Background: an optimization exercise with open tools, aiming at small area, a short achievable clock period and few clock cycles. Do not read the settings as production practice.
In this exercise RTL edits were held to simulation tests only and were not proved equivalent to the original.
Not every run is shown, and edits may drop behaviour that the tests do not exercise.

Fig. 1: run 1, cell area per tile
Scale: 1 px per micron. 38 x 38 tiles, from black (low) to pale yellow (high), 0 to 100% covered.
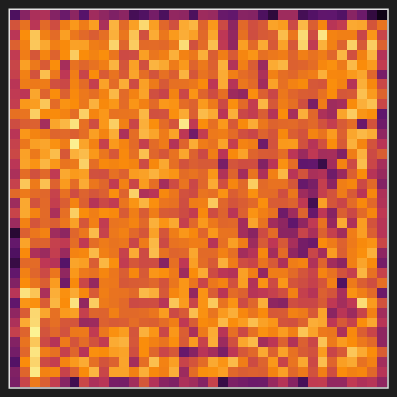
Fig. 2: run 1, signal routing as the flow saved it
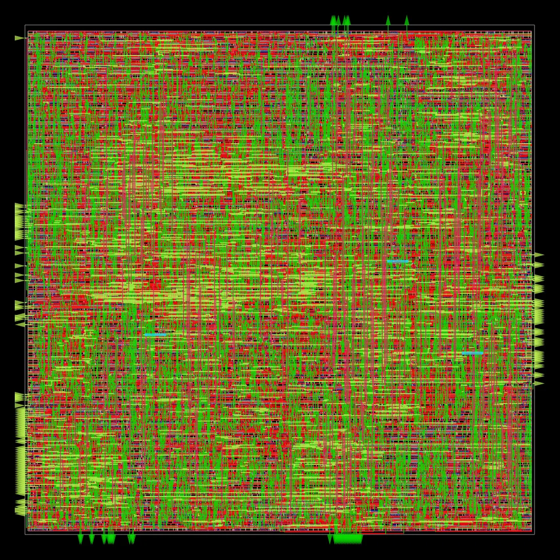
Fig. 3: run 1, metal 2
Scale: 1 px per micron.
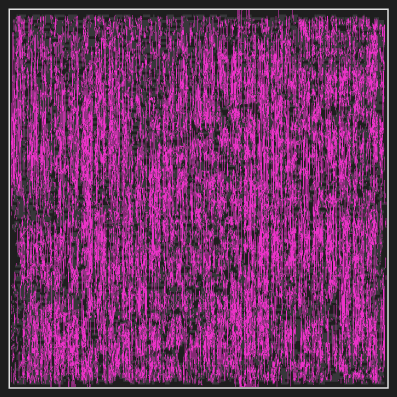
<file path="design/flow/standard.sh">
#!/bin/bash
# synth_recipe.tcl (not shown) runs the flow's synth.tcl, then flattens the netlist and writes it again
# the make line also repeats each setting of config.mk as NAME=value (left out here)
make -C /OpenROAD-flow-scripts/flow DESIGN_CONFIG=/design/flow/config.mk WORK_HOME=/design/flow/orfs CLKGATE_MAP_FILE= SYNTH_SCRIPT=/design/flow/synth_recipe.tcl "${@:-finish}"
</file>
<file path="design/flow/config.mk">
export PLATFORM = sky130hd
export DESIGN_NAME = kmeans_top
export DESIGN_NICKNAME = kmeans_top
export VERILOG_FILES = /design/flow/design.v
export SDC_FILE = /design/flow/constraint.sdc
export NUM_CORES = 4
export LEC_CHECK = 0
export ABC_AREA = 1
export CAP_MARGIN = 20
export CORE_MARGIN = 2
export CORE_UTILIZATION = 62
export CTS_CLUSTER_DIAMETER = 120
export CTS_CLUSTER_SIZE = 24
export PLACE_DENSITY = 0.7
export SLEW_MARGIN = 20
</file>
<file path="design/flow/constraint.sdc">
create_clock -name core_clock -period 32.0 [get_ports {clk}]
set_input_delay 6.4000 -clock core_clock [delete_from_list [all_inputs] [get_ports {clk}]]
set_output_delay 6.4000 -clock core_clock [all_outputs]
set_load 0.01 [all_outputs]
</file>
<file path="design/flow/design.v">
module kmeans_distance_unit (
    input  [7:0] px, py, pz,
    input  [7:0] qx, qy, qz,
    output [17:0] dist2
);
    wire [8:0] tx = {1'b0, px} - {1'b0, qx};
    wire [8:0] ty = {1'b0, py} - {1'b0, qy};
    wire [8:0] tz = {1'b0, pz} - {1'b0, qz};
    wire w1, w2, w3, w4, w5, w6, w7, w8, w9, w10, w11, w12, w13, w14, w15, w16, w17, w18, w19, w20, w21, w22, w23, w24, w25, w26, w27, w28, w29, w30, w31, w32, w33, w34, w35, w36, w37, w38, w39, w40, w41, w42, w43, w44, w45, w46, w47, w48, w49, w50, w51, w52, w53, w54, w55, w56, w57, w58, w59, w60, w61, w62, w63, w64, w65, w66, w67, w68, w69, w70, w71, w72, w73, w74, w75, w76, w77, w78, w79, w80, w81, w82, w83, w84, w85, w86, w87, w88, w89, w90, w91, w92, w93, w94, w95, w96, w97, w98, w99, w100, w101, w102, w103, w104, w105, w106, w107, w108, w109, w110, w111, w112, w113, w114, w115, w116, w117, w118, w119, w120, w121, w122, w123, w124, w125, w126, w127, w128, w129, w130, w131, w132, w133, w134, w135, w136, w137, w138, w139, w140, w141, w142, w143, w144, w145, w146, w147, w148, w149, w150, w151, w152, w153, w154, w155, w156, w157, w158, w159, w160, w161, w162, w163, w164, w165, w166, w167, w168, w169, w170, w171, w172, w173, w174, w175, w176, w177, w178, w179, w180, w181, w182, w183, w184, w185, w186, w187, w188, w189, w190, w191, w192, w193, w194, w195, w196, w197, w198, w199, w200, w201, w202, w203, w204, w205, w206, w207, w208, w209, w210, w211, w212, w213, w214, w215, w216, w217, w218, w219, w220, w221, w222, w223, w224;
    assign w1 = (tx[0] & tx[7]) ^ (tx[1] & tx[6]) ^ (tx[2] & tx[5]);
    assign w2 = ((tx[0] & tx[7]) & (tx[1] & tx[6])) | ((tx[0] & tx[7]) & (tx[2] & tx[5])) | ((tx[1] & tx[6]) & (tx[2] & tx[5]));
    assign w3 = (tx[1] & tx[7]) ^ (tx[2] & tx[6]);
    assign w4 = (tx[1] & tx[7]) & (tx[2] & tx[6]);
    assign w5 = (tx[2] & tx[7]) ^ (tx[3] & tx[6]) ^ (tx[4] & tx[5]);
    assign w6 = ((tx[2] & tx[7]) & (tx[3] & tx[6])) | ((tx[2] & tx[7]) & (tx[4] & tx[5])) | ((tx[3] & tx[6]) & (tx[4] & tx[5]));
    assign w7 = tx[5] ^ ~(tx[8] & tx[1]) ^ (ty[2] & ty[7]);
    assign w8 = (tx[5] & ~(tx[8] & tx[1])) | (tx[5] & (ty[2] & ty[7])) | (~(tx[8] & tx[1]) & (ty[2] & ty[7]));
    assign w9 = (tx[0] & tx[5]) ^ (tx[1] & tx[4]) ^ (tx[2] & tx[3]);
    assign w10 = ((tx[0] & tx[5]) & (tx[1] & tx[4])) | ((tx[0] & tx[5]) & (tx[2] & tx[3])) | ((tx[1] & tx[4]) & (tx[2] & tx[3]));
    assign w11 = tx[3] ^ (ty[0] & ty[5]);
    assign w12 = tx[3] & (ty[0] & ty[5]);
    assign w13 = (tx[0] & tx[6]) ^ (tx[1] & tx[5]) ^ (tx[2] & tx[4]);
    assign w14 = ((tx[0] & tx[6]) & (tx[1] & tx[5])) | ((tx[0] & tx[6]) & (tx[2] & tx[4])) | ((tx[1] & tx[5]) & (tx[2] & tx[4]));
    assign w15 = (tx[3] & tx[4]) ^ tx[4] ^ (ty[0] & ty[7]);
    assign w16 = ((tx[3] & tx[4]) & tx[4]) | ((tx[3] & tx[4]) & (ty[0] & ty[7])) | (tx[4] & (ty[0] & ty[7]));
    assign w17 = (ty[1] & ty[6]) ^ (ty[2] & ty[5]) ^ (ty[3] & ty[4]);
    assign w18 = ((ty[1] & ty[6]) & (ty[2] & ty[5])) | ((ty[1] & ty[6]) & (ty[3] & ty[4])) | ((ty[2] & ty[5]) & (ty[3] & ty[4]));
    assign w19 = ty[4] ^ (tz[0] & tz[7]);
    assign w20 = ty[4] & (tz[0] & tz[7]);
    assign w21 = (tx[3] & tx[5]) ^ ~(tx[8] & tx[0]) ^ (ty[1] & ty[7]);
    assign w22 = ((tx[3] & tx[5]) & ~(tx[8] & tx[0])) | ((tx[3] & tx[5]) & (ty[1] & ty[7])) | (~(tx[8] & tx[0]) & (ty[1] & ty[7]));
    assign w23 = (ty[2] & ty[6]) ^ (ty[3] & ty[5]) ^ ~(ty[8] & ty[0]);
    assign w24 = ((ty[2] & ty[6]) & (ty[3] & ty[5])) | ((ty[2] & ty[6]) & ~(ty[8] & ty[0])) | ((ty[3] & ty[5]) & ~(ty[8] & ty[0]));
    assign w25 = (tz[1] & tz[7]) ^ (tz[2] & tz[6]) ^ (tz[3] & tz[5]);
    assign w26 = ((tz[1] & tz[7]) & (tz[2] & tz[6])) | ((tz[1] & tz[7]) & (tz[3] & tz[5])) | ((tz[2] & tz[6]) & (tz[3] & tz[5]));
    assign w27 = ~(tz[8] & tz[0]) ^ 1'b1;
    assign w28 = ~(tz[8] & tz[0]) & 1'b1;
    assign w29 = (ty[3] & ty[6]) ^ (ty[4] & ty[5]) ^ ty[5];
    assign w30 = ((ty[3] & ty[6]) & (ty[4] & ty[5])) | ((ty[3] & ty[6]) & ty[5]) | ((ty[4] & ty[5]) & ty[5]);
    assign w31 = ~(ty[8] & ty[1]) ^ (tz[2] & tz[7]) ^ (tz[3] & tz[6]);
    assign w32 = (~(ty[8] & ty[1]) & (tz[2] & tz[7])) | (~(ty[8] & ty[1]) & (tz[3] & tz[6])) | ((tz[2] & tz[7]) & (tz[3] & tz[6]));
    assign w33 = (tz[4] & tz[5]) ^ tz[5] ^ ~(tz[8] & tz[1]);
    assign w34 = ((tz[4] & tz[5]) & tz[5]) | ((tz[4] & tz[5]) & ~(tz[8] & tz[1])) | (tz[5] & ~(tz[8] & tz[1]));
    assign w35 = 1'b1 ^ w5 ^ w7;
    assign w36 = (1'b1 & w5) | (1'b1 & w7) | (w5 & w7);
    assign w37 = (tx[3] & tx[7]) ^ (tx[4] & tx[6]) ^ ~(tx[8] & tx[2]);
    assign w38 = ((tx[3] & tx[7]) & (tx[4] & tx[6])) | ((tx[3] & tx[7]) & ~(tx[8] & tx[2])) | ((tx[4] & tx[6]) & ~(tx[8] & tx[2]));
    assign w39 = (ty[3] & ty[7]) ^ (ty[4] & ty[6]) ^ ~(ty[8] & ty[2]);
    assign w40 = ((ty[3] & ty[7]) & (ty[4] & ty[6])) | ((ty[3] & ty[7]) & ~(ty[8] & ty[2])) | ((ty[4] & ty[6]) & ~(ty[8] & ty[2]));
    assign w41 = (tz[3] & tz[7]) ^ (tz[4] & tz[6]) ^ ~(tz[8] & tz[2]);
    assign w42 = ((tz[3] & tz[7]) & (tz[4] & tz[6])) | ((tz[3] & tz[7]) & ~(tz[8] & tz[2])) | ((tz[4] & tz[6]) & ~(tz[8] & tz[2]));
    assign w43 = (tx[4] & tx[7]) ^ (tx[5] & tx[6]) ^ tx[6];
    assign w44 = ((tx[4] & tx[7]) & (tx[5] & tx[6])) | ((tx[4] & tx[7]) & tx[6]) | ((tx[5] & tx[6]) & tx[6]);
    assign w45 = ~(tx[8] & tx[3]) ^ (ty[4] & ty[7]) ^ (ty[5] & ty[6]);
    assign w46 = (~(tx[8] & tx[3]) & (ty[4] & ty[7])) | (~(tx[8] & tx[3]) & (ty[5] & ty[6])) | ((ty[4] & ty[7]) & (ty[5] & ty[6]));
    assign w47 = ty[6] ^ ~(ty[8] & ty[3]) ^ (tz[4] & tz[7]);
    assign w48 = (ty[6] & ~(ty[8] & ty[3])) | (ty[6] & (tz[4] & tz[7])) | (~(ty[8] & ty[3]) & (tz[4] & tz[7]));
    assign w49 = (tx[0] & tx[3]) ^ (tx[1] & tx[2]) ^ tx[2];
    assign w50 = ((tx[0] & tx[3]) & (tx[1] & tx[2])) | ((tx[0] & tx[3]) & tx[2]) | ((tx[1] & tx[2]) & tx[2]);
    assign w51 = (ty[0] & ty[3]) ^ (ty[1] & ty[2]);
    assign w52 = (ty[0] & ty[3]) & (ty[1] & ty[2]);
    assign w53 = (tx[0] & tx[4]) ^ (tx[1] & tx[3]) ^ (ty[0] & ty[4]);
    assign w54 = ((tx[0] & tx[4]) & (tx[1] & tx[3])) | ((tx[0] & tx[4]) & (ty[0] & ty[4])) | ((tx[1] & tx[3]) & (ty[0] & ty[4]));
    assign w55 = (ty[1] & ty[4]) ^ (ty[2] & ty[3]) ^ ty[3];
    assign w56 = ((ty[1] & ty[4]) & (ty[2] & ty[3])) | ((ty[1] & ty[4]) & ty[3]) | ((ty[2] & ty[3]) & ty[3]);
    assign w57 = (tz[0] & tz[5]) ^ (tz[1] & tz[4]) ^ (tz[2] & tz[3]);
    assign w58 = ((tz[0] & tz[5]) & (tz[1] & tz[4])) | ((tz[0] & tz[5]) & (tz[2] & tz[3])) | ((tz[1] & tz[4]) & (tz[2] & tz[3]));
    assign w59 = (ty[0] & ty[6]) ^ (ty[1] & ty[5]) ^ (ty[2] & ty[4]);
    assign w60 = ((ty[0] & ty[6]) & (ty[1] & ty[5])) | ((ty[0] & ty[6]) & (ty[2] & ty[4])) | ((ty[1] & ty[5]) & (ty[2] & ty[4]));
    assign w61 = (tz[0] & tz[6]) ^ (tz[1] & tz[5]) ^ (tz[2] & tz[4]);
    assign w62 = ((tz[0] & tz[6]) & (tz[1] & tz[5])) | ((tz[0] & tz[6]) & (tz[2] & tz[4])) | ((tz[1] & tz[5]) & (tz[2] & tz[4]));
    assign w63 = w13 ^ w10;
    assign w64 = w13 & w10;
    assign w65 = (tz[1] & tz[6]) ^ (tz[2] & tz[5]) ^ (tz[3] & tz[4]);
    assign w66 = ((tz[1] & tz[6]) & (tz[2] & tz[5])) | ((tz[1] & tz[6]) & (tz[3] & tz[4])) | ((tz[2] & tz[5]) & (tz[3] & tz[4]));
    assign w67 = tz[4] ^ w1 ^ w15;
    assign w68 = (tz[4] & w1) | (tz[4] & w15) | (w1 & w15);
    assign w69 = w17 ^ w19 ^ w14;
    assign w70 = (w17 & w19) | (w17 & w14) | (w19 & w14);
    assign w71 = w3 ^ w2 ^ w21;
    assign w72 = (w3 & w2) | (w3 & w21) | (w2 & w21);
    assign w73 = w23 ^ w25 ^ w27;
    assign w74 = (w23 & w25) | (w23 & w27) | (w25 & w27);
    assign w75 = w16 ^ w18 ^ w20;
    assign w76 = (w16 & w18) | (w16 & w20) | (w18 & w20);
    assign w77 = w4 ^ w29 ^ w31;
    assign w78 = (w4 & w29) | (w4 & w31) | (w29 & w31);
    assign w79 = w33 ^ w35 ^ w22;
    assign w80 = (w33 & w35) | (w33 & w22) | (w35 & w22);
    assign w81 = w24 ^ w26 ^ w28;
    assign w82 = (w24 & w26) | (w24 & w28) | (w26 & w28);
    assign w83 = w6 ^ w8 ^ w37;
    assign w84 = (w6 & w8) | (w6 & w37) | (w8 & w37);
    assign w85 = w39 ^ w41 ^ w30;
    assign w86 = (w39 & w41) | (w39 & w30) | (w41 & w30);
    assign w87 = w32 ^ w34 ^ w36;
    assign w88 = (w32 & w34) | (w32 & w36) | (w34 & w36);
    assign w89 = (tz[5] & tz[6]) ^ tz[6] ^ ~(tz[8] & tz[3]);
    assign w90 = ((tz[5] & tz[6]) & tz[6]) | ((tz[5] & tz[6]) & ~(tz[8] & tz[3])) | (tz[6] & ~(tz[8] & tz[3]));
    assign w91 = w43 ^ w45 ^ w47;
    assign w92 = (w43 & w45) | (w43 & w47) | (w45 & w47);
    assign w93 = w38 ^ w40 ^ w42;
    assign w94 = (w38 & w40) | (w38 & w42) | (w40 & w42);
    assign w95 = (tx[5] & tx[7]) ^ ~(tx[8] & tx[4]) ^ (ty[5] & ty[7]);
    assign w96 = ((tx[5] & tx[7]) & ~(tx[8] & tx[4])) | ((tx[5] & tx[7]) & (ty[5] & ty[7])) | (~(tx[8] & tx[4]) & (ty[5] & ty[7]));
    assign w97 = ~(ty[8] & ty[4]) ^ (tz[5] & tz[7]) ^ ~(tz[8] & tz[4]);
    assign w98 = (~(ty[8] & ty[4]) & (tz[5] & tz[7])) | (~(ty[8] & ty[4]) & ~(tz[8] & tz[4])) | ((tz[5] & tz[7]) & ~(tz[8] & tz[4]));
    assign w99 = w44 ^ w46 ^ w48;
    assign w100 = (w44 & w46) | (w44 & w48) | (w46 & w48);
    assign w101 = (tx[6] & tx[7]) ^ tx[7] ^ ~(tx[8] & tx[5]);
    assign w102 = ((tx[6] & tx[7]) & tx[7]) | ((tx[6] & tx[7]) & ~(tx[8] & tx[5])) | (tx[7] & ~(tx[8] & tx[5]));
    assign w103 = (ty[6] & ty[7]) ^ ty[7] ^ ~(ty[8] & ty[5]);
    assign w104 = ((ty[6] & ty[7]) & ty[7]) | ((ty[6] & ty[7]) & ~(ty[8] & ty[5])) | (ty[7] & ~(ty[8] & ty[5]));
    assign w105 = (tz[6] & tz[7]) ^ tz[7] ^ ~(tz[8] & tz[5]);
    assign w106 = ((tz[6] & tz[7]) & tz[7]) | ((tz[6] & tz[7]) & ~(tz[8] & tz[5])) | (tz[7] & ~(tz[8] & tz[5]));
    assign w107 = (tx[0] & tx[1]) ^ tx[1] ^ (ty[0] & ty[1]);
    assign w108 = ((tx[0] & tx[1]) & tx[1]) | ((tx[0] & tx[1]) & (ty[0] & ty[1])) | (tx[1] & (ty[0] & ty[1]));
    assign w109 = ty[2] ^ (tz[0] & tz[3]) ^ (tz[1] & tz[2]);
    assign w110 = (ty[2] & (tz[0] & tz[3])) | (ty[2] & (tz[1] & tz[2])) | ((tz[0] & tz[3]) & (tz[1] & tz[2]));
    assign w111 = (ty[1] & ty[3]) ^ (tz[0] & tz[4]) ^ (tz[1] & tz[3]);
    assign w112 = ((ty[1] & ty[3]) & (tz[0] & tz[4])) | ((ty[1] & ty[3]) & (tz[1] & tz[3])) | ((tz[0] & tz[4]) & (tz[1] & tz[3]));
    assign w113 = w53 ^ w50;
    assign w114 = w53 & w50;
    assign w115 = tz[3] ^ w9 ^ w11;
    assign w116 = (tz[3] & w9) | (tz[3] & w11) | (w9 & w11);
    assign w117 = w55 ^ w57 ^ w54;
    assign w118 = (w55 & w57) | (w55 & w54) | (w57 & w54);
    assign w119 = w12 ^ w59 ^ w61;
    assign w120 = (w12 & w59) | (w12 & w61) | (w59 & w61);
    assign w121 = w63 ^ w56 ^ w58;
    assign w122 = (w63 & w56) | (w63 & w58) | (w56 & w58);
    assign w123 = w65 ^ w67 ^ w69;
    assign w124 = (w65 & w67) | (w65 & w69) | (w67 & w69);
    assign w125 = w60 ^ w62 ^ w64;
    assign w126 = (w60 & w62) | (w60 & w64) | (w62 & w64);
    assign w127 = w71 ^ w73 ^ w75;
    assign w128 = (w71 & w73) | (w71 & w75) | (w73 & w75);
    assign w129 = w66 ^ w68 ^ w70;
    assign w130 = (w66 & w68) | (w66 & w70) | (w68 & w70);
    assign w131 = w77 ^ w79 ^ w81;
    assign w132 = (w77 & w79) | (w77 & w81) | (w79 & w81);
    assign w133 = w72 ^ w74 ^ w76;
    assign w134 = (w72 & w74) | (w72 & w76) | (w74 & w76);
    assign w135 = w83 ^ w85 ^ w87;
    assign w136 = (w83 & w85) | (w83 & w87) | (w85 & w87);
    assign w137 = w78 ^ w80 ^ w82;
    assign w138 = (w78 & w80) | (w78 & w82) | (w80 & w82);
    assign w139 = w89 ^ w91 ^ w93;
    assign w140 = (w89 & w91) | (w89 & w93) | (w91 & w93);
    assign w141 = w84 ^ w86 ^ w88;
    assign w142 = (w84 & w86) | (w84 & w88) | (w86 & w88);
    assign w143 = w95 ^ w97 ^ w99;
    assign w144 = (w95 & w97) | (w95 & w99) | (w97 & w99);
    assign w145 = w90 ^ w92 ^ w94;
    assign w146 = (w90 & w92) | (w90 & w94) | (w92 & w94);
    assign w147 = w101 ^ w103 ^ w105;
    assign w148 = (w101 & w103) | (w101 & w105) | (w103 & w105);
    assign w149 = w96 ^ w98 ^ w100;
    assign w150 = (w96 & w98) | (w96 & w100) | (w98 & w100);
    assign w151 = ~(tx[8] & tx[6]) ^ ~(ty[8] & ty[6]) ^ ~(tz[8] & tz[6]);
    assign w152 = (~(tx[8] & tx[6]) & ~(ty[8] & ty[6])) | (~(tx[8] & tx[6]) & ~(tz[8] & tz[6])) | (~(ty[8] & ty[6]) & ~(tz[8] & tz[6]));
    assign w153 = w102 ^ w104 ^ w106;
    assign w154 = (w102 & w104) | (w102 & w106) | (w104 & w106);
    assign w155 = tx[8] ^ ~(tx[8] & tx[7]) ^ ty[8];
    assign w156 = (tx[8] & ~(tx[8] & tx[7])) | (tx[8] & ty[8]) | (~(tx[8] & tx[7]) & ty[8]);
    assign w157 = ~(ty[8] & ty[7]) ^ tz[8] ^ ~(tz[8] & tz[7]);
    assign w158 = (~(ty[8] & ty[7]) & tz[8]) | (~(ty[8] & ty[7]) & ~(tz[8] & tz[7])) | (tz[8] & ~(tz[8] & tz[7]));
    assign w159 = ty[1] ^ (tz[0] & tz[1]);
    assign w160 = ty[1] & (tz[0] & tz[1]);
    assign w161 = (tx[0] & tx[2]) ^ (ty[0] & ty[2]) ^ (tz[0] & tz[2]);
    assign w162 = ((tx[0] & tx[2]) & (ty[0] & ty[2])) | ((tx[0] & tx[2]) & (tz[0] & tz[2])) | ((ty[0] & ty[2]) & (tz[0] & tz[2]));
    assign w163 = tz[2] ^ w49 ^ w51;
    assign w164 = (tz[2] & w49) | (tz[2] & w51) | (w49 & w51);
    assign w165 = w52 ^ w111 ^ w113;
    assign w166 = (w52 & w111) | (w52 & w113) | (w111 & w113);
    assign w167 = w115 ^ w117 ^ w112;
    assign w168 = (w115 & w117) | (w115 & w112) | (w117 & w112);
    assign w169 = w119 ^ w121 ^ w116;
    assign w170 = (w119 & w121) | (w119 & w116) | (w121 & w116);
    assign w171 = w123 ^ w125 ^ w120;
    assign w172 = (w123 & w125) | (w123 & w120) | (w125 & w120);
    assign w173 = w127 ^ w129 ^ w124;
    assign w174 = (w127 & w129) | (w127 & w124) | (w129 & w124);
    assign w175 = w131 ^ w133 ^ w128;
    assign w176 = (w131 & w133) | (w131 & w128) | (w133 & w128);
    assign w177 = w135 ^ w137 ^ w132;
    assign w178 = (w135 & w137) | (w135 & w132) | (w137 & w132);
    assign w179 = w139 ^ w141 ^ w136;
    assign w180 = (w139 & w141) | (w139 & w136) | (w141 & w136);
    assign w181 = w143 ^ w145 ^ w140;
    assign w182 = (w143 & w145) | (w143 & w140) | (w145 & w140);
    assign w183 = w147 ^ w149 ^ w144;
    assign w184 = (w147 & w149) | (w147 & w144) | (w149 & w144);
    assign w185 = w151 ^ w153 ^ w148;
    assign w186 = (w151 & w153) | (w151 & w148) | (w153 & w148);
    assign w187 = w155 ^ w157 ^ w152;
    assign w188 = (w155 & w157) | (w155 & w152) | (w157 & w152);
    assign w189 = 1'b1 ^ w156;
    assign w190 = 1'b1 & w156;
    assign w191 = tx[0] ^ ty[0];
    assign w192 = tx[0] & ty[0];
    assign w193 = tz[1] ^ w107;
    assign w194 = tz[1] & w107;
    assign w195 = w108 ^ w161 ^ w160;
    assign w196 = (w108 & w161) | (w108 & w160) | (w161 & w160);
    assign w197 = w109 ^ w163 ^ w162;
    assign w198 = (w109 & w163) | (w109 & w162) | (w163 & w162);
    assign w199 = w110 ^ w165 ^ w164;
    assign w200 = (w110 & w165) | (w110 & w164) | (w165 & w164);
    assign w201 = w114 ^ w167 ^ w166;
    assign w202 = (w114 & w167) | (w114 & w166) | (w167 & w166);
    assign w203 = w118 ^ w169 ^ w168;
    assign w204 = (w118 & w169) | (w118 & w168) | (w169 & w168);
    assign w205 = w122 ^ w171 ^ w170;
    assign w206 = (w122 & w171) | (w122 & w170) | (w171 & w170);
    assign w207 = w126 ^ w173 ^ w172;
    assign w208 = (w126 & w173) | (w126 & w172) | (w173 & w172);
    assign w209 = w130 ^ w175 ^ w174;
    assign w210 = (w130 & w175) | (w130 & w174) | (w175 & w174);
    assign w211 = w134 ^ w177 ^ w176;
    assign w212 = (w134 & w177) | (w134 & w176) | (w177 & w176);
    assign w213 = w138 ^ w179 ^ w178;
    assign w214 = (w138 & w179) | (w138 & w178) | (w179 & w178);
    assign w215 = w142 ^ w181 ^ w180;
    assign w216 = (w142 & w181) | (w142 & w180) | (w181 & w180);
    assign w217 = w146 ^ w183 ^ w182;
    assign w218 = (w146 & w183) | (w146 & w182) | (w183 & w182);
    assign w219 = w150 ^ w185 ^ w184;
    assign w220 = (w150 & w185) | (w150 & w184) | (w185 & w184);
    assign w221 = w154 ^ w187 ^ w186;
    assign w222 = (w154 & w187) | (w154 & w186) | (w187 & w186);
    assign w223 = w158 ^ w189 ^ w188;
    assign w224 = (w158 & w189) | (w158 & w188) | (w189 & w188);
    wire [17:0] ra = {w223, w221, w219, w217, w215, w213, w211, w209, w207, w205, w203, w201, w199, w197, w195, w159, w192, tz[0]};
    wire [17:0] rb = {w222, w220, w218, w216, w214, w212, w210, w208, w206, w204, w202, w200, w198, w196, w194, w193, 1'b0, w191};
    assign dist2 = ra + rb;
endmodule
module kmeans_dist3 (
    input  [23:0] p,
    input  [71:0] c,
    output [53:0] d
);
    kmeans_distance_unit DU0(p[7:0], p[15:8], p[23:16], c[7:0],   c[15:8],  c[23:16], d[17:0]);
    kmeans_distance_unit DU1(p[7:0], p[15:8], p[23:16], c[31:24], c[39:32], c[47:40], d[35:18]);
    kmeans_distance_unit DU2(p[7:0], p[15:8], p[23:16], c[55:48], c[63:56], c[71:64], d[53:36]);
endmodule
module kmeans_argmin3 (
    input  [53:0] d,
    output [1:0]  label
);
    wire [17:0] d0 = d[17:0], d1 = d[35:18], d2 = d[53:36];
    wire le01 = d0 <= d1;
    wire le02 = d0 <= d2;
    wire le12 = d1 <= d2;
    assign label = (le01 && le02) ? 2'd0 : (le12 ? 2'd1 : 2'd2);
endmodule
module kmeans_point_memory #(
    parameter P  = 4,
    parameter R  = 8,
    parameter RW = 3
)(
    input clk,
    input  [RW-1:0]   rot,
    output [24*P-1:0] head,
    output [24*P-1:0] tail,
    input         pwe,
    input  [4:0]  paddr,
    input  [23:0] pdata
);
    wire [RW-1:0] prow = paddr / P;
    wire [RW-1:0] tgt  = prow - rot - 1'b1;
    genvar b, r;
    generate
        for (b = 0; b < P; b = b + 1) begin : g_bank
            wire bwe = pwe && (paddr % P) == b;
            wire [24*R-1:0] rows;
            for (r = 0; r < R; r = r + 1) begin : g_row
                reg [23:0] q;
                always @(posedge clk)
                    q <= (bwe && tgt == r) ? pdata : rows[24*((r + 1) % R) +: 24];
                assign rows[24*r +: 24] = q;
            end
            assign head[24*b +: 24] = rows[0 +: 24];
            assign tail[24*b +: 24] = rows[24*(R-1) +: 24];
        end
    endgenerate
endmodule
module kmeans_acc_div (
    input clk,
    input first,
    input [9:0] add,
    input div,
    input [5:0] n,
    output [3:0] q
);
    reg [12:0] sum;
    wire [12:0] r7 = sum;
    wire [6:0]  t7 = {1'b0, r7[12:7]} - {1'b0, n};
    wire [12:0] r6 = t7[6] ? r7 : {t7[5:0], r7[6:0]};
    wire [6:0]  t6 = {1'b0, r6[11:6]} - {1'b0, n};
    wire [12:0] r5 = t6[6] ? r6 : {1'b0, t6[5:0], r6[5:0]};
    wire [6:0]  t5 = {1'b0, r5[10:5]} - {1'b0, n};
    wire [12:0] r4 = t5[6] ? r5 : {2'b0, t5[5:0], r5[4:0]};
    wire [6:0]  t4 = {1'b0, r4[9:4]} - {1'b0, n};
    wire [12:0] r3 = t4[6] ? r4 : {3'b0, t4[5:0], r4[3:0]};
    assign q = {~t7[6], ~t6[6], ~t5[6], ~t4[6]};
    always @(posedge clk) begin
        if (div)
            sum <= {r3[8:0], 4'b0};
        else
            sum <= (first ? 13'd0 : sum) + {3'b0, add};
    end
endmodule
module kmeans_top #(
    parameter N    = 32,
    parameter ITER = 10
)(
    input clk,
    input rst,
    input        ld_valid,
    input  [4:0] ld_addr,
    input  [7:0] ld_x,
    input  [7:0] ld_y,
    input  [7:0] ld_z,
    input  start,
    output busy,
    output done,
    output [2*N-1:0] labels,
    output [71:0]    centroids
);
    localparam P  = 2;           
    localparam R  = N / P;       
    localparam RW = (R <= 2) ? 1 : (R <= 4) ? 2 : (R <= 8) ? 3 : (R <= 16) ? 4 : 5;
    reg busy_r, done_r;
    reg s1;                      
    reg [RW-1:0] row;            
    reg [RW-1:0] rot;            
    reg [RW-1:0] hrow2;          
    reg v2, first2, last2;       
    reg d1, d2;                  
    reg pw;                      
    reg [3:0] iter;
    assign busy = busy_r;
    assign done = done_r;
    wire ld = ld_valid && !busy_r;
    wire go = start && !busy_r;
    reg        ldv_q;
    reg [4:0]  lda_q;
    reg [23:0] ldd_q;
    always @(posedge clk or posedge rst)
        if (rst) ldv_q <= 1'b0;
        else     ldv_q <= ld;
    always @(posedge clk) begin
        lda_q <= ld_addr;
        ldd_q <= {ld_z, ld_y, ld_x};
    end
    reg        pv2;              
    reg [4:0]  lda_q2;
    reg [23:0] ldd_q2;
    reg        pre_first;        
    reg [N-1:0] loaded;
    reg        dup;
    always @(posedge clk or posedge rst)
        if (rst) pv2 <= 1'b0;
        else     pv2 <= ldv_q;
    always @(posedge clk) begin
        lda_q2 <= lda_q;
        ldd_q2 <= ldd_q;
    end
    always @(posedge clk or posedge rst)
        if (rst) begin
            loaded <= 0;
            dup <= 1'b0;
            pre_first <= 1'b1;
        end else begin
            if (go) begin
                loaded <= 0;
                dup <= 1'b0;
            end else if (ldv_q) begin
                loaded[lda_q] <= 1'b1;
                if (loaded[lda_q]) dup <= 1'b1;
            end
            if (s1 || d1) pre_first <= 1'b1;
            else if (pv2) pre_first <= 1'b0;
        end
    wire [N-1:0] loaded_now = loaded | ({{(N-1){1'b0}}, ldv_q} << lda_q);
    wire use_pre = (&loaded_now) && !dup && !(ldv_q && loaded[lda_q]);
    wire [24*P-1:0] head, tail;
    kmeans_point_memory #(.P(P), .R(R), .RW(RW)) PM (
        .clk(clk), .rot(rot), .head(head), .tail(tail),
        .pwe(ldv_q), .paddr(lda_q), .pdata(ldd_q)
    );
    wire [71:0] cvec;
    assign centroids = cvec;
    wire [2*P-1:0] lab;          
    genvar l, r;
    generate
        for (l = 0; l < P; l = l + 1) begin : g_lane
            wire [53:0] d;
            reg  [53:0] d_q;
            wire [23:0] pin;
            if (l == 0) begin : g_pin
                assign pin = busy_r ? head[23:0] : ldd_q;
            end else begin : g_pin
                assign pin = head[24*l +: 24];
            end
            kmeans_dist3 DU (.p(pin), .c(cvec), .d(d));
            always @(posedge clk)
                d_q <= d;
            kmeans_argmin3 AM (.d(d_q), .label(lab[2*l +: 2]));
        end
    endgenerate
    wire [2*P-1:0] lrow [0:R-1];
    generate
        for (r = 0; r < R; r = r + 1) begin : g_lrow
            for (l = 0; l < P; l = l + 1) begin : g_lcol
                reg [1:0] q;
                always @(posedge clk or posedge rst)
                    if (rst) q <= 2'd0;
                    else if (v2 && hrow2 == r) q <= lab[2*l +: 2];
                    else if (pv2 && lda_q2 == r * P + l) q <= lab[1:0];
                assign lrow[r][2*l +: 2] = q;
                assign labels[2*(r*P + l) +: 2] = q;
            end
        end
    endgenerate
    wire [2*P-1:0] lab_prev = lrow[hrow2];    
    genvar k, c;
    wire first = v2 ? first2 : (pv2 && pre_first);
    generate
        for (k = 0; k < 3; k = k + 1) begin : g_cl
            wire [P-1:0] m;
            for (l = 0; l < P; l = l + 1) begin : g_m
                assign m[l] = (lab[2*l +: 2] == k) && (v2 || (l == 0 && pv2));
            end
            reg [2:0] pc;
            integer j;
            always @(*) begin
                pc = 0;
                for (j = 0; j < P; j = j + 1) pc = pc + m[j];
            end
            reg [5:0] cnt;
            always @(posedge clk)
                cnt <= (first ? 6'd0 : cnt) + pc;
            for (c = 0; c < 3; c = c + 1) begin : g_co
                reg [9:0] s;
                integer jj;
                always @(*) begin
                    s = 0;
                    for (jj = 0; jj < P; jj = jj + 1)
                        s = s + (m[jj] ? ((jj == 0 && !v2) ? ldd_q2[8*c +: 8] : tail[24*jj + 8*c +: 8]) : 8'd0);
                end
                wire [3:0] q;
                kmeans_acc_div AD (
                    .clk(clk), .first(first), .add(s),
                    .div(d1), .n(cnt), .q(q)
                );
                localparam [71:0] INIT = {8'd71, 8'd21, 8'd90, 8'd51, 8'd50, 8'd50, 8'd10, 8'd50, 8'd12};
                wire upd = (d1 || d2) && cnt != 0;
                reg [7:0] cr;
                always @(posedge clk) begin
                    if (go || ld)
                        cr <= INIT[24*k + 8*c +: 8];
                    else if (upd) begin
                        if (d1) cr[7:4] <= q;
                        else    cr[3:0] <= q;
                    end
                end
                assign cvec[24*k + 8*c +: 8] = cr;
            end
        end
    endgenerate
    wire lab_chg_row = (lab != lab_prev);
    reg  lab_chg;
    wire lab_chg_all = lab_chg || lab_chg_row || iter == 0;
    wire pass_end = v2 && last2;
    wire fin_lab = pass_end && !lab_chg_all;
    wire fin_div = d2 && iter == ITER - 1;
    always @(posedge clk)
        if (v2) lab_chg <= (first2 ? 1'b0 : lab_chg) || lab_chg_row;
    always @(posedge clk or posedge rst) begin
        if (rst) begin
            busy_r <= 1'b0;
            done_r <= 1'b0;
            s1 <= 1'b0;
            row <= 0;
            rot <= 0;
            hrow2 <= 0;
            v2 <= 1'b0;
            first2 <= 1'b0;
            last2 <= 1'b0;
            d1 <= 1'b0;
            d2 <= 1'b0;
            pw <= 1'b0;
            iter <= 4'd0;
        end else begin
            rot <= rot + 1'b1;
            hrow2 <= rot;
            v2 <= s1;
            first2 <= (row == 0);
            last2 <= (row == R - 1);
            pw <= go && use_pre;
            d1 <= (pass_end && !fin_lab) || pw;
            d2 <= d1;
            if (go) begin
                busy_r <= 1'b1;
                done_r <= 1'b0;
                s1 <= !use_pre;
                row <= 0;
                iter <= 4'd0;
            end else if (ld) begin
                done_r <= 1'b0;
            end
            if (s1) begin
                row <= row + 1'b1;
                if (row == R - 1) s1 <= 1'b0;
            end
            if (fin_lab) begin
                busy_r <= 1'b0;
                done_r <= 1'b1;
            end
            if (d2) begin
                if (fin_div) begin
                    busy_r <= 1'b0;
                    done_r <= 1'b1;
                end else begin
                    iter <= iter + 1'b1;
                    s1 <= 1'b1;
                    row <= 0;
                end
            end
        end
    end
endmodule
</file>
<file path="design/flow/flow/run.sh">
#!/bin/bash
# Standard layout, with repair_timing asked for extra setup slack so that the
# resizer shortens paths well below the clock period.
set -euo pipefail
bash standard.sh SETUP_SLACK_MARGIN=24.3 finish > flow.log 2>&1
</file>
==> results.json, run 1 <==
{
  "place_hpwl_mm": 206,
  "antenna_found_initial": 6,
  "ys_ff_latch": 1267,
  "cts_hold_buf": 0,
  "status": "timing/DRC/antenna clean",
  "layout.nets": 12500,
  "grt-ovfl-total": 0,
  "ys.flop_type": "dfxtp_1",
  "clock_latency_ns": 0.76,
  "die_y_microns": 377,
  "r2r_start": "busy_r$_DFF_PP0_",
  "hp-class": "flip-flop to flip-flop",
  "worstMarginPinSlew_ns": 1.13,
  "async_reset_ff_frac": 0.0987,
  "critPathKind": "flip-flop to output pin",
  "critPathTopFamily": "flip-flops",
  "drive_gt1_frac": 0.0657,
  "syn_avg_cell_area_sq_um": 7.93,
  "viasPerCell": 5.77,
  "grt_max_degree": 74,
  "timing.critical_path.arrival_ns": 1.38,
  "rsz0062_at_grt": "true",
  "holdWs_ns": 0.344,
  "grtUsageMet1": 0.492,
  "period_share": 0.243,
  "yosysSeqAreaShare": 0.301,
  "setup_slack_ns": 24.22,
  "r2r_setup_slack_ns": 24.47,
  "timing.fmax_mhz": 129,
  "detail_route.wl_per_cell_microns": 20.9,
  "port_buffers": 170,
  "r2r_cells": 31,
  "final_cell_mix": "nand2_1 (2,490), inv_1 (1,480), o21ai_0 (1,112), dfxtp_1 (1,067), nor2_1 (792)",
  "h-tree-depth": 2,
  "synth_cell_types": 60,
  "grt.total_usage": 0.374,
  "die_width_microns": 377,
  "drv_cap": 0,
  "final_common_cell": "nand2_1",
  "timing.rr.end": "g_lane[0].d_q[14]$_DFF_P_",
  "min_period_ns": 7.78,
  "slew_headroom": 0.235,
  "cp_slowest_stage_delay_ns": 0.48,
  "io-pin-count": 171,
  "cts_buffers": 61,
  "gp_congestion": 1.01,
  "required_ns": 25.60,
  "synth_edf_count": 1,
  "synth_fp_nets": 12400,
  "clockBufferDepth": 3,
  "drtAntennaViolNets": 0,
  "syn2layout_area_growth_pct": 7.06,
  "cp_max_fo": 3,
  "place_ws_ns": 23.18,
  "rows": 136,
  "grt_pass1_wl_mm": 410,
  "start_util": 0.627,
  "dpl_cell_area_sq_um": 89300,
  "hold_viol": 0,
  "hold_start": "ldd_q[16]$_DFF_P_",
  "netlist_area_sq_um": 86400,
  "fin_area_sq_um": 92500,
  "worst_clock_skew_ns": 0.0466,
  "endpoint_kind": "output pin",
  "dp.cells": 12600,
  "cts.clk_slew.worst_paths_ns": 0.11,
  "gr-usage-met3": 0.0702,
  "drc": 0,
  "crit_chain": "buf_6",
  "netlist_instances": 10900,
  "dr.pass1.iters": 6,
  "whs_path_depth": 0,
  "yosys_warnings": 3,
  "cts-root-buf": "clkbuf_16",
  "setup_tns_ns": 0,
  "finalNonFillerCells": 12800,
  "holdPathEnd": "ldd_q2[16]$_DFF_P_",
  "path_buf_inv": 1,
  "slowest_stage": "dfrtp_2",
  "cp-start-kind": "flip-flop",
  "drtIter0Drc": 6907,
  "finalMaxSlewViolations": 0,
  "setup_viol": 0,
  "busiest_layer": "met2",
  "cts_sinks": 1267,
  "die_area_sq_um": 142000,
  "cts_tree": "built",
  "grt_pass1_vias": 71400
}
Testbench counts for the RTL of run 1, summed over its fixed seeds: cycles 10,356.
Back to the opening pictures, Fig. 1:
tiles over 75% full: 24%
fullest tile: 97%
mean over tiles: 63%
CORE AREA: 138,000 sq um
fin util: 0.671

Back to the opening pictures, Fig. 2:
Highest Signal Layer: met5
WL met2: 118 mm
total wire length: 268 mm
vias post-DR: 74,000

Back to the opening pictures, Fig. 3:
nets with wire on the layer: 10,155
main direction: vertical
grt met2 use: 0.593

## run 1: through the flow
step                      utilization
final                           0.671
after global routing            0.671
after CTS                       0.666
after detailed placement        0.648
after global placement          0.647
after floorplan                     -
## run 1: area by class of cell
cell class	instances	area (sq um)
Tap cell	1794	2240
Inverter	1511	5690
Timing Repair Buffer	414	3180
Sequential cell	1267	26200
Clock buffer	71	1580
Multi-Input combinational cell	7739	53300
Clock inverter	10	196
Antenna cell	2	5.00
Fill cell	11800	45400
## run 1: state kept, by name, indices dropped and copies added (netlist names), 18 cells and up
register           cells
PM.g_bank.g_row.q    768
loaded                32
g_cl.g_co.AD.sum     117
g_lane.d_q           108
ldd_q2                24
ldd_q                 24
g_cl.g_co.cr          72
g_lrow.g_lcol.q       64
g_cl.cnt              18
## run 1: synth_stat cells (7+ instances only)
cell type	n	area, sq um
nand2_1	2494	9360
o31ai_1	27	203
nand4_1	36	225
o21ai_1	182	911
fa_1	658	13200
o311ai_0	10	87.6
dfrtp_1	124	3100
mux2i_1	7	70.1
and2_1	15	93.8
ha_1	769	9620
xnor2_1	145	1270
o21ai_2	14	123
buf_6	42	473
nand3_2	16	160
nor2_1	802	3010
o21ai_0	1135	5680
or2_2	54	338
clkbuf_1	233	875
dfxtp_1	1141	22800
xor2_1	227	1990
nor3_1	38	190
buf_1	14	52.6
a21boi_0	16	120
o211ai_1	44	330
a221oi_1	7	61.3
a21o_1	37	278
a211oi_1	21	158
inv_1	1489	5590
a21oi_1	592	2960
o22ai_1	11	68.8
inv_2	16	60.1
nand3b_1	11	82.6
buf_2	81	405
nand3_1	244	1220
a31oi_1	25	156
o221ai_1	20	175
o21a_1	22	165
## run 1: routing by layer
| metal | vias to the layer above | share of wire |
|---|---|---|
| li1 | 34800 | - |
| met1 | 35400 | 0.41 |
| met2 | 3034 | 0.44 |
| met3 | 648 | 0.089 |
| met4 | 6 | 0.058 |
| met5 | - | 0.00015 |
## run 1: cells by family (layout without fill, tap and decap cells)
family	Yosys count	count (layout)	synth area share
compound gates	2194	2194	0.136
xor+xnor	380	380	0.0392
flops	1267	1267	0.301
buf+inv	1884	2006	0.0868
fa+ha+maj	1427	1427	0.264
mux	7	7	0.000811
other cells	0	2	0
simple gates	3731	3731	0.172
## run 1: how the worst max path moves through the flow
| stage | start | endpoint | slack (ns) | cells past startpoint |
|---|---|---|---|---|
| 6_report | g_lrow[15].g_lcol[1].q[0]$_DFFE_PP0P_ | labels[62] | 24.22 | 1 |
| 5_1_grt | g_lrow[15].g_lcol[1].q[0]$_DFFE_PP0P_ | labels[62] | 24.20 | 1 |
| 4_1_cts | g_cl[1].g_co[1].cr[0]$_SDFFE_PP0P_ | centroids[32] | 24.16 | 1 |
| 3_5_place_dp | start | loaded[16]$_DFFE_PP0P_ | 23.18 | 8 |
| 3_3_place_gp | start | loaded[16]$_DFFE_PP0P_ | 23.18 | 8 |
| 2_1_floorplan | rst | busy_r$_DFF_PP0_ | 24.06 | 1 |
## run 1: what timing repair did
item | 4_1_cts | 5_1_grt
pin swaps | 0 | 5
endpoints found under the setup margin | 201 | 160
endpoints found under the hold margin | 0 | 0
setup buffers | 116 | 28
resized for setup | 744 | 101
Fig. 4: run 1, cells coloured by class
Scale: 1 px per micron. Fill, decap, tap and diode cells in grey.
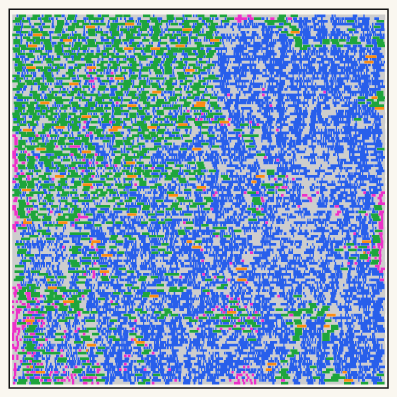

==> run 2, diff against run 1 <==
==> design/flow/flow/run.sh (replaced) <==
#!/bin/bash
# Standard layout, except:
#  - yosys's synth runs with -noabc, so its early "abc -fast" does not remap
#    the explicit adder trees before the full adders are extracted (the
#    registers, their names and cell types are those of the standard synthesis);
#  - repair_timing is asked for extra setup slack so that the resizer shortens
#    paths well below the clock period.
# make's output goes to flow.log; each tool's own log is under orfs/logs/.
set -euo pipefail
bash standard.sh SYNTH_ARGS=-noabc SETUP_SLACK_MARGIN=24.3 finish > flow.log 2>&1
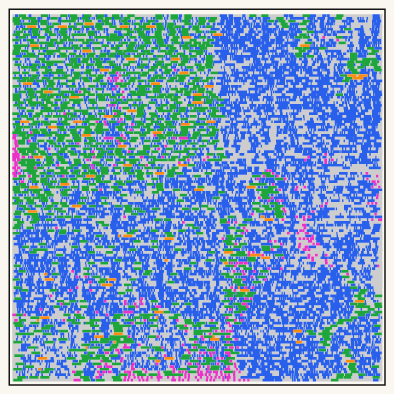
Fig. 5. Cells coloured by class (run 2).
Scale: 1 px per micron. Fill, decap, tap and diode cells in grey.
| colour | class | cells | share of their area |
|---|---|---|---|
| blue | remaining logic cells | 8,666 | 65% |
| magenta | remaining buffers and delay cells | 406 | 3.4% |
| green | registers | 1,267 | 30% |
| orange | clock drivers and dummy loads | 79 | 2.0% |
CORE AREA: 136,000 sq um
sequential cell area share: 0.289
fin util: 0.669
post-route cell area: 90,900 sq um
Rows: 135

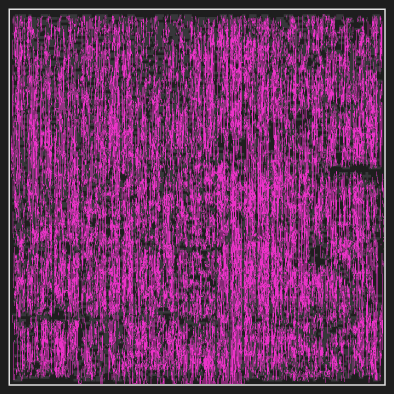
Fig. 6. Metal 2 (run 2).
Scale: 1 px per micron.
main direction: vertical
wire length on this layer: 115 mm
share of all routed wire: 44%
grt met2 use: 0.570
total wire length: 263 mm
vias post-DR: 70,800

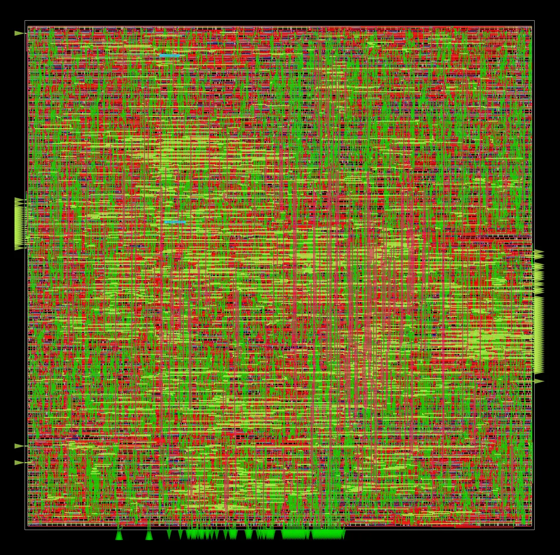
Fig. 7. Signal routing as the flow saved it (run 2).
Met1 Wirelength: 108 mm
WL met2: 115 mm

==> results.json, run 2 <==
{
  "setup_tns_ns": 0,
  "cts-root-buf": "clkbuf_16",
  "syn2layout_area_growth_pct": 6.92,
  "grt.total_usage": 0.372,
  "crit_chain": "buf_2",
  "largest_reg_flops": 768,
  "finalMaxSlewViolations": 0,
  "syn_avg_cell_area_sq_um": 8.24,
  "worst_clock_skew_ns": 0.0581,
  "drc": 0,
  "synth_area_leaders": "dfxtp_1 (27%), fa_1 (17%), ha_1 (11%), nand2_1 (9.0%), o21ai_0 (6.7%)",
  "async_reset_ff_frac": 0.0987,
  "cp_slowest_stage_delay_ns": 0.44,
  "critPathTopFamily": "flip-flops",
  "netlist_area_sq_um": 85000,
  "synth.most_common_cell": "nand2_1",
  "yosysTopAreaCell": "dfxtp_1",
  "worstMarginPinSlew_ns": 1.21,
  "antenna_found_initial": 11,
  "rsz0062_at_grt": "true",
  "endpoint_kind": "output pin",
  "grt-ovfl-total": 0,
  "hold_viol": 0,
  "final_cell_mix": "nand2_1 (2,046), inv_1 (1,187), o21ai_0 (1,120), dfxtp_1 (1,069), nor2_1 (1,037)",
  "h-tree-depth": 2,
  "top_register": "PM.g_bank.g_row.q",
  "required_ns": 25.60,
  "critPathKind": "flip-flop to output pin",
  "reg_top3": "PM.g_bank.g_row.q x768, g_cl.g_co.AD.sum x117, g_lane.d_q x108",
  "synth_edf_count": 1,
  "die_width_microns": 374,
  "period_share": 0.242,
  "slowest_stage": "dfrtp_1",
  "viasPerCell": 5.80,
  "cts_sinks": 1267,
  "yosysSeqAreaShare": 0.306,
  "synth_top_area_frac": 0.269,
  "synth_cell_types": 60,
  "setup_slack_ns": 24.24,
  "dp.cells": 12000,
  "slew_headroom": 0.172,
  "cts_buffers": 61,
  "drv_cap": 0,
  "die_area_sq_um": 140000,
  "netlist_instances": 10300,
  "detail_route.wl_per_cell_microns": 21.6,
  "timing.fmax_mhz": 129,
  "layout.nets": 11900,
  "hp-class": "flip-flop to flip-flop",
  "setup_viol": 0,
  "cts.clk_slew.worst_paths_ns": 0.10,
  "grt_pass1_wl_mm": 401,
  "place_hpwl_mm": 202,
  "cp-start-kind": "flip-flop",
  "synth_fp_nets": 11900,
  "dr.pass1.iters": 7,
  "finalNonFillerCells": 12200,
  "status": "timing/DRC/antenna clean",
  "final_common_cell": "nand2_1",
  "cp_max_fo": 3,
  "min_period_ns": 7.76,
  "drtAntennaViolNets": 0,
  "clock_latency_ns": 0.77,
  "drive_gt1_frac": 0.0621,
  "gp_congestion": 1.01,
  "cts_tree": "built",
  "io-pin-count": 171,
  "cts_hold_buf": 0,
  "timing.critical_path.arrival_ns": 1.36,
  "place_ws_ns": 23.22,
  "port_buffers": 170,
  "start_util": 0.626,
  "synth_commonest_cells": "nand2_1 (2,047), inv_1 (1,197), dfxtp_1 (1,141)",
  "ys_ff_latch": 1267,
  "grt_pass1_vias": 69000,
  "path_buf_inv": 1,
  "grt_max_degree": 89,
  "die_y_microns": 374,
  "yosys_warnings": 3,
  "clockBufferDepth": 3,
  "drtIter0Drc": 7043,
  "ys.flop_type": "dfxtp_1"
}
run 2: changes by cell type after synthesis, sizes merged, moves of 16 or more:
cell,before,now
a21oi,592,531
fa,658,739
or2,59,21
inv,1505,1212
nor2,807,1044
xor2,230,205
nand3,260,183
o31ai,27,11
o21bai,5,54
o21ai,1331,1359
nand4,36,56
mux2i,7,25
nand2,2494,2050
run 2: final cells by class:
class / instances / area, sq um
Multi-Input combinational cell: 7441 / 52900
Fill cell: 11500 / 44900
Sequential cell: 1267 / 26200
Inverter: 1224 / 4620
Timing Repair Buffer: 406 / 3060
Tap cell: 1781 / 2230
Clock buffer: 69 / 1580
Clock inverter: 10 / 179
Antenna cell: 4 / 10.0
Timing Repair inverter: 1 / 5.00
run 2: path summary, 6_finish.rpt:
| path | from | end | slack, ns | cells past startpoint |
|---|---|---|---|---|
| max | g_lrow[4].g_lcol[1].q[1]$_DFFE_PP0P_ | labels[19] | 24.24 | 1 |
| min | ldd_q[6]$_DFF_P_ | ldd_q2[6]$_DFF_P_ | 0.35 | 0 |
| max reg2reg | busy_r$_DFF_PP0_ | g_lane[0].d_q[35]$_DFF_P_ | 24.51 | 24 |
| min reg2reg | ldd_q[6]$_DFF_P_ | ldd_q2[6]$_DFF_P_ | 0.35 | 0 |
| max in group asynchronous | rst | g_lrow[1].g_lcol[0].q[1]$_DFFE_PP0P_ | 24.72 | 3 |
| min in group asynchronous | rst | loaded[15]$_DFFE_PP0P_ | 6.17 | 2 |
run 2: kinds of logic after synthesis:
| family | Yosys count | share of synthesized area |
|---|---|---|
| fa+ha+maj | 1509 | 0.287 |
| mux | 25 | 0.00294 |
| buf+inv | 1611 | 0.0746 |
| flops | 1267 | 0.306 |
| xor+xnor | 349 | 0.0363 |
| simple gates | 3405 | 0.158 |
| compound gates | 2153 | 0.135 |
run 2: routing by layer:
layer  vias to the layer above  track usage  share of wire
met5                         -            0       0.000099
li1                      33100            -              -
met1                     34100        0.500           0.41
met4                         4        0.183          0.057
met2                      3017        0.570           0.44
met3                       607       0.0805          0.097
run 2: repair_timing:
action | in CTS | in global routing
setup buffers | 101 | 34
hold endpoints to repair | 0 | 0
endpoints found under the setup margin | 269 | 212
gates cloned | 0 | 2
pin swaps | 0 | 4
resized for setup | 742 | 75
run 2: stage by stage:
stage,hold WS [ns],utilization,instance area [sq um]
2_1_floorplan,0.331,-,85000
3_3_place_gp,0.335,0.648,87900
3_5_place_dp,0.336,0.648,88000
4_1_cts,0.354,0.664,90200
5_1_grt,0.358,0.669,90900
6_report,0.355,0.669,90900
Fig. 8: run 2, hierarchy map of the flops
Scale: 1 px per micron. Other sequential cells in the stronger grey, the rest of the logic in the fainter grey.
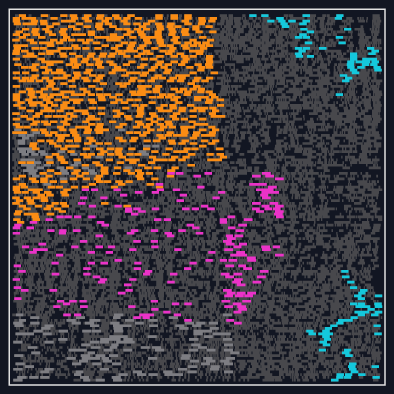

==> run 3, diff against run 2 <==
--- a/design/flow/flow/run.sh
+++ b/design/flow/flow/run.sh
@@ -7,4 +7,4 @@
 #    paths well below the clock period.
 # make's output goes to flow.log; each tool's own log is under orfs/logs/.
 set -euo pipefail
-bash standard.sh SYNTH_ARGS=-noabc SETUP_SLACK_MARGIN=24.3 finish > flow.log 2>&1
+bash standard.sh SYNTH_ARGS=-noabc SETUP_SLACK_MARGIN=24.2 finish > flow.log 2>&1
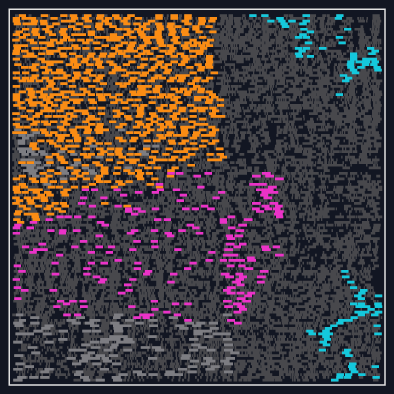
Fig. 9. Hierarchy map of the flops (run 3).
Scale: 1 px per micron. Other sequential cells in the stronger grey, the rest of the logic in the fainter grey.
| colour | scope | placed flops |
|---|---|---|
| orange | PM | 768 |
| cyan | g_lane | 108 |
| magenta | g_cl | 207 |

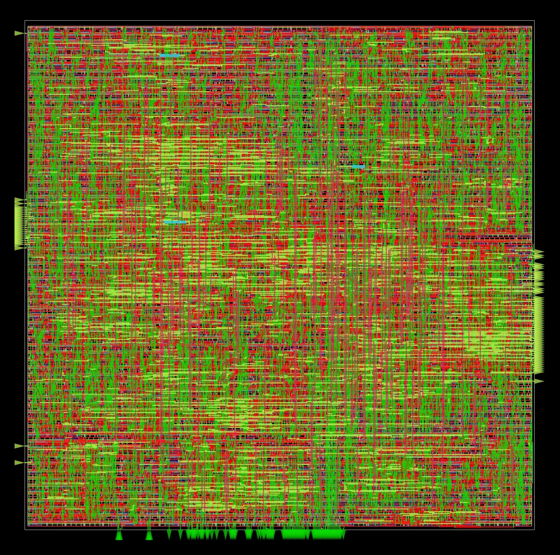
Fig. 10. Signal routing as the flow saved it (run 3).
total wire length: 262 mm
Met1 Wirelength: 108 mm
routed len/inst: 21.5 microns
vias post-DR: 70,500
Routed met3 length: 24.3 mm

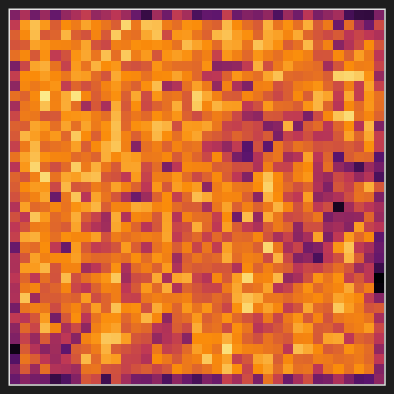
Fig. 11. Cell area per tile (run 3).
Scale: 1 px per micron. 37 x 37 tiles, from black (low) to pale yellow (high), 0 to 100% covered.
mean over tiles: 63%
nearly empty tiles: 0.10%
fullest tile: 96%
tiles over 75% full: 23%
fin util: 0.666
Starting Density: 0.626

==> results.json, run 3 <==
{
  "setup_viol": 0,
  "io-pin-count": 171,
  "startpoint": "busy_r$_DFF_PP0_",
  "die_width_microns": 374,
  "fin_area_sq_um": 90400,
  "grt_pass1_vias": 68900,
  "cts_tree": "built",
  "worstMarginPinSlew_ns": 1.20,
  "dr.pass1.iters": 8,
  "grt_pass1_wl_mm": 399,
  "synth_top_area_frac": 0.269,
  "drc": 0,
  "path_buf_inv": 2,
  "slowest_stage": "dfrtp_2",
  "worst_clock_skew_ns": 0.0611,
  "synthMuxAreaShare": 0.00294,
  "yosys_warnings": 3,
  "ys.flop_type": "dfxtp_1",
  "timing.fmax_mhz": 128,
  "synth_area_leaders": "dfxtp_1 (27%), fa_1 (17%), ha_1 (11%), nand2_1 (9.0%), o21ai_0 (6.7%)",
  "multi_input_area_sq_um": 52900,
  "top_register": "PM.g_bank.g_row.q",
  "drive_gt1_frac": 0.0547,
  "drtIter0Drc": 6706,
  "n_fill_cell": 11600,
  "r2r_start": "PM.g_bank[1].g_row[0].q[8]$_DFF_P_",
  "hp-class": "flip-flop to flip-flop",
  "endpoint_kind": "output pin",
  "final_common_cell": "nand2_1",
  "min_period_ns": 7.84,
  "grt-ovfl-total": 0,
  "async_reset_ff_frac": 0.0987,
  "cp-start-kind": "flip-flop",
  "gp_congestion": 1.01,
  "finalMaxSlewViolations": 0,
  "synthSimpleGateAreaFrac": 0.158,
  "status": "timing/DRC/antenna clean",
  "drv_cap": 0,
  "setup_tns_ns": 0,
  "synth.most_common_cell": "nand2_1",
  "syn2layout_area_growth_pct": 6.40,
  "die_area_sq_um": 140000,
  "clockBufferDepth": 3,
  "ys_ff_latch": 1267,
  "rsz0062_at_grt": "true",
  "netlist_area_sq_um": 85000,
  "antenna_found_initial": 12,
  "clock_latency_ns": 0.77,
  "crit_chain": "buf_6 > buf_6",
  "timing.critical_path.arrival_ns": 1.44,
  "syn_avg_cell_area_sq_um": 8.24,
  "synth_edf_count": 1,
  "synth_fp_nets": 11900,
  "synthXorXnorAreaFrac": 0.0363,
  "critPathKind": "flip-flop to output pin",
  "design.core.area_sq_um": 136000,
  "cts.clk_slew.worst_paths_ns": 0.10,
  "reg_top3": "PM.g_bank.g_row.q x768, g_cl.g_co.AD.sum x117, g_lane.d_q x108",
  "cts_sinks": 1267,
  "cts_buffers": 61,
  "synth_compound_area_frac": 0.135,
  "grt_max_degree": 89,
  "synth_commonest_cells": "nand2_1 (2,047), inv_1 (1,197), dfxtp_1 (1,141)",
  "regArea_sq_um": 26200,
  "die_y_microns": 374,
  "largest_reg_flops": 768,
  "place_hpwl_mm": 202,
  "cts-root-buf": "clkbuf_16",
  "required_ns": 25.60,
  "synth_cell_types": 60,
  "layout.nets": 11900,
  "grt.total_usage": 0.370
}
## run 3: cell count changes in the layout (fill, tap and decap cells not counted), moves of 3 or more
cell and change:
a21oi_4 -3, buf_4 -78, buf_6 -13, clkdlybuf4s15_1 +12, clkdlybuf4s15_2 +30, dfxtp_1 +6
dfxtp_2 +12, dfxtp_4 -18, inv_1 +4, inv_2 -3, o21bai_2 -3, xor2_1 +4
xor2_2 -4
## run 3: through the flow
| step | cells | util | hold slack, ns |
|---|---|---|---|
| after floorplan | 10300 | - | 0.331 |
| after global placement | 12000 | 0.648 | 0.335 |
| after detailed placement | 12000 | 0.648 | 0.336 |
| after CTS | 12100 | 0.663 | 0.354 |
| after global routing | 12100 | 0.666 | 0.358 |
| final | 12200 | 0.666 | 0.355 |
## run 3: cells by family (layout without fill, tap and decap cells)
kind of cell               Yosys count  after routing
other                                0              4
and+or+nand+nor                   3405           3405
adders and majority gates         1509           1509
DFF                               1267           1267
buffers and inverters             1611           1659
xor gates and xnor gates           349            349
muxes                               25             25
AOI/OAI and AO/OA                 2153           2153
## run 3: path summary, 6_finish.rpt
check / endpoint / slack (ns) / depth (start not counted)
hold / removal: ldd_q2[6]$_DFF_P_ / 0.36 / 0
min in group asynchronous: row[2]$_DFF_PP0_ / 6.17 / 2
setup / recovery: busy / 24.16 / 2
hold reg to reg: ldd_q2[6]$_DFF_P_ / 0.36 / 0
setup reg to reg: g_lane[1].d_q[15]$_DFF_P_ / 24.53 / 24
max in group asynchronous: d1$_DFF_PP0_ / 24.55 / 3
## run 3: worst register-to-register path: cells and delay by family, from the launching register on
kind | cells | cell delay (ns)
AOI/OAI and AO/OA | 7 | 1.49
DFF | 1 | 0.74
and+or+nand+nor | 4 | 0.55
buffers and inverters | 3 | 0.58
adders and majority gates | 8 | 3.45
xor gates and xnor gates | 2 | 0.57
## run 3: metal layers
layer,global-route usage,up-vias,share of wire
met4,0.178,6,0.057
met2,0.570,2887,0.44
met5,0,-,0.00013
met3,0.0804,575,0.093
li1,-,33000,-
met1,0.497,34000,0.41
## run 3: layout make-up
class                           count  area share
Multi-Input combinational cell   7441       0.585
Sequential cell                  1267       0.290
Inverter                         1224      0.0510
Timing Repair Buffer              356      0.0302
Tap cell                         1781      0.0246
Clock buffer                       69      0.0174
Clock inverter                     10     0.00198
Antenna cell                        4    0.000111
## run 3: repair_timing
item | CTS | global route
hold buffers | 0 | 0
buffers inserted | 75 | 11
endpoints found under the setup margin | 252 | 92
pin swaps | 0 | 3
resized for setup | 610 | 56

==> what the ideal ports hide <==
Ports are ideal in the flow. The routed layouts listed here were re-timed in OpenROAD.
Step 1 sets driving cells, clkbuf_16 on the clock port and buf_2 on the other inputs (assumed; they add their load-dependent delay and slew).
Step 2 times the ports against the registers' clock, not the clock port: input delays grow and output delays shrink by t, the midpoint of the rising clock arrivals with the driver on.
Slacks: no drivers / after step 1 / after step 2; pairs: no drivers / after step 1.
run	t, ns	slack for setup (ns)	clock arrival spread, ns
run 1	0.826	24.220 / 24.136 / 23.625	0.053 / 0.054
run 2	0.824	24.241 / 24.155 / 23.717	0.058 / 0.058
run 3	0.823	24.161 / 24.076 / 23.638	0.062 / 0.062
After both steps setup and hold are still met in every run listed. The setup slack of run 1, which loses most, moves by -0.084 ns with the drivers and by -0.595 ns with both steps.
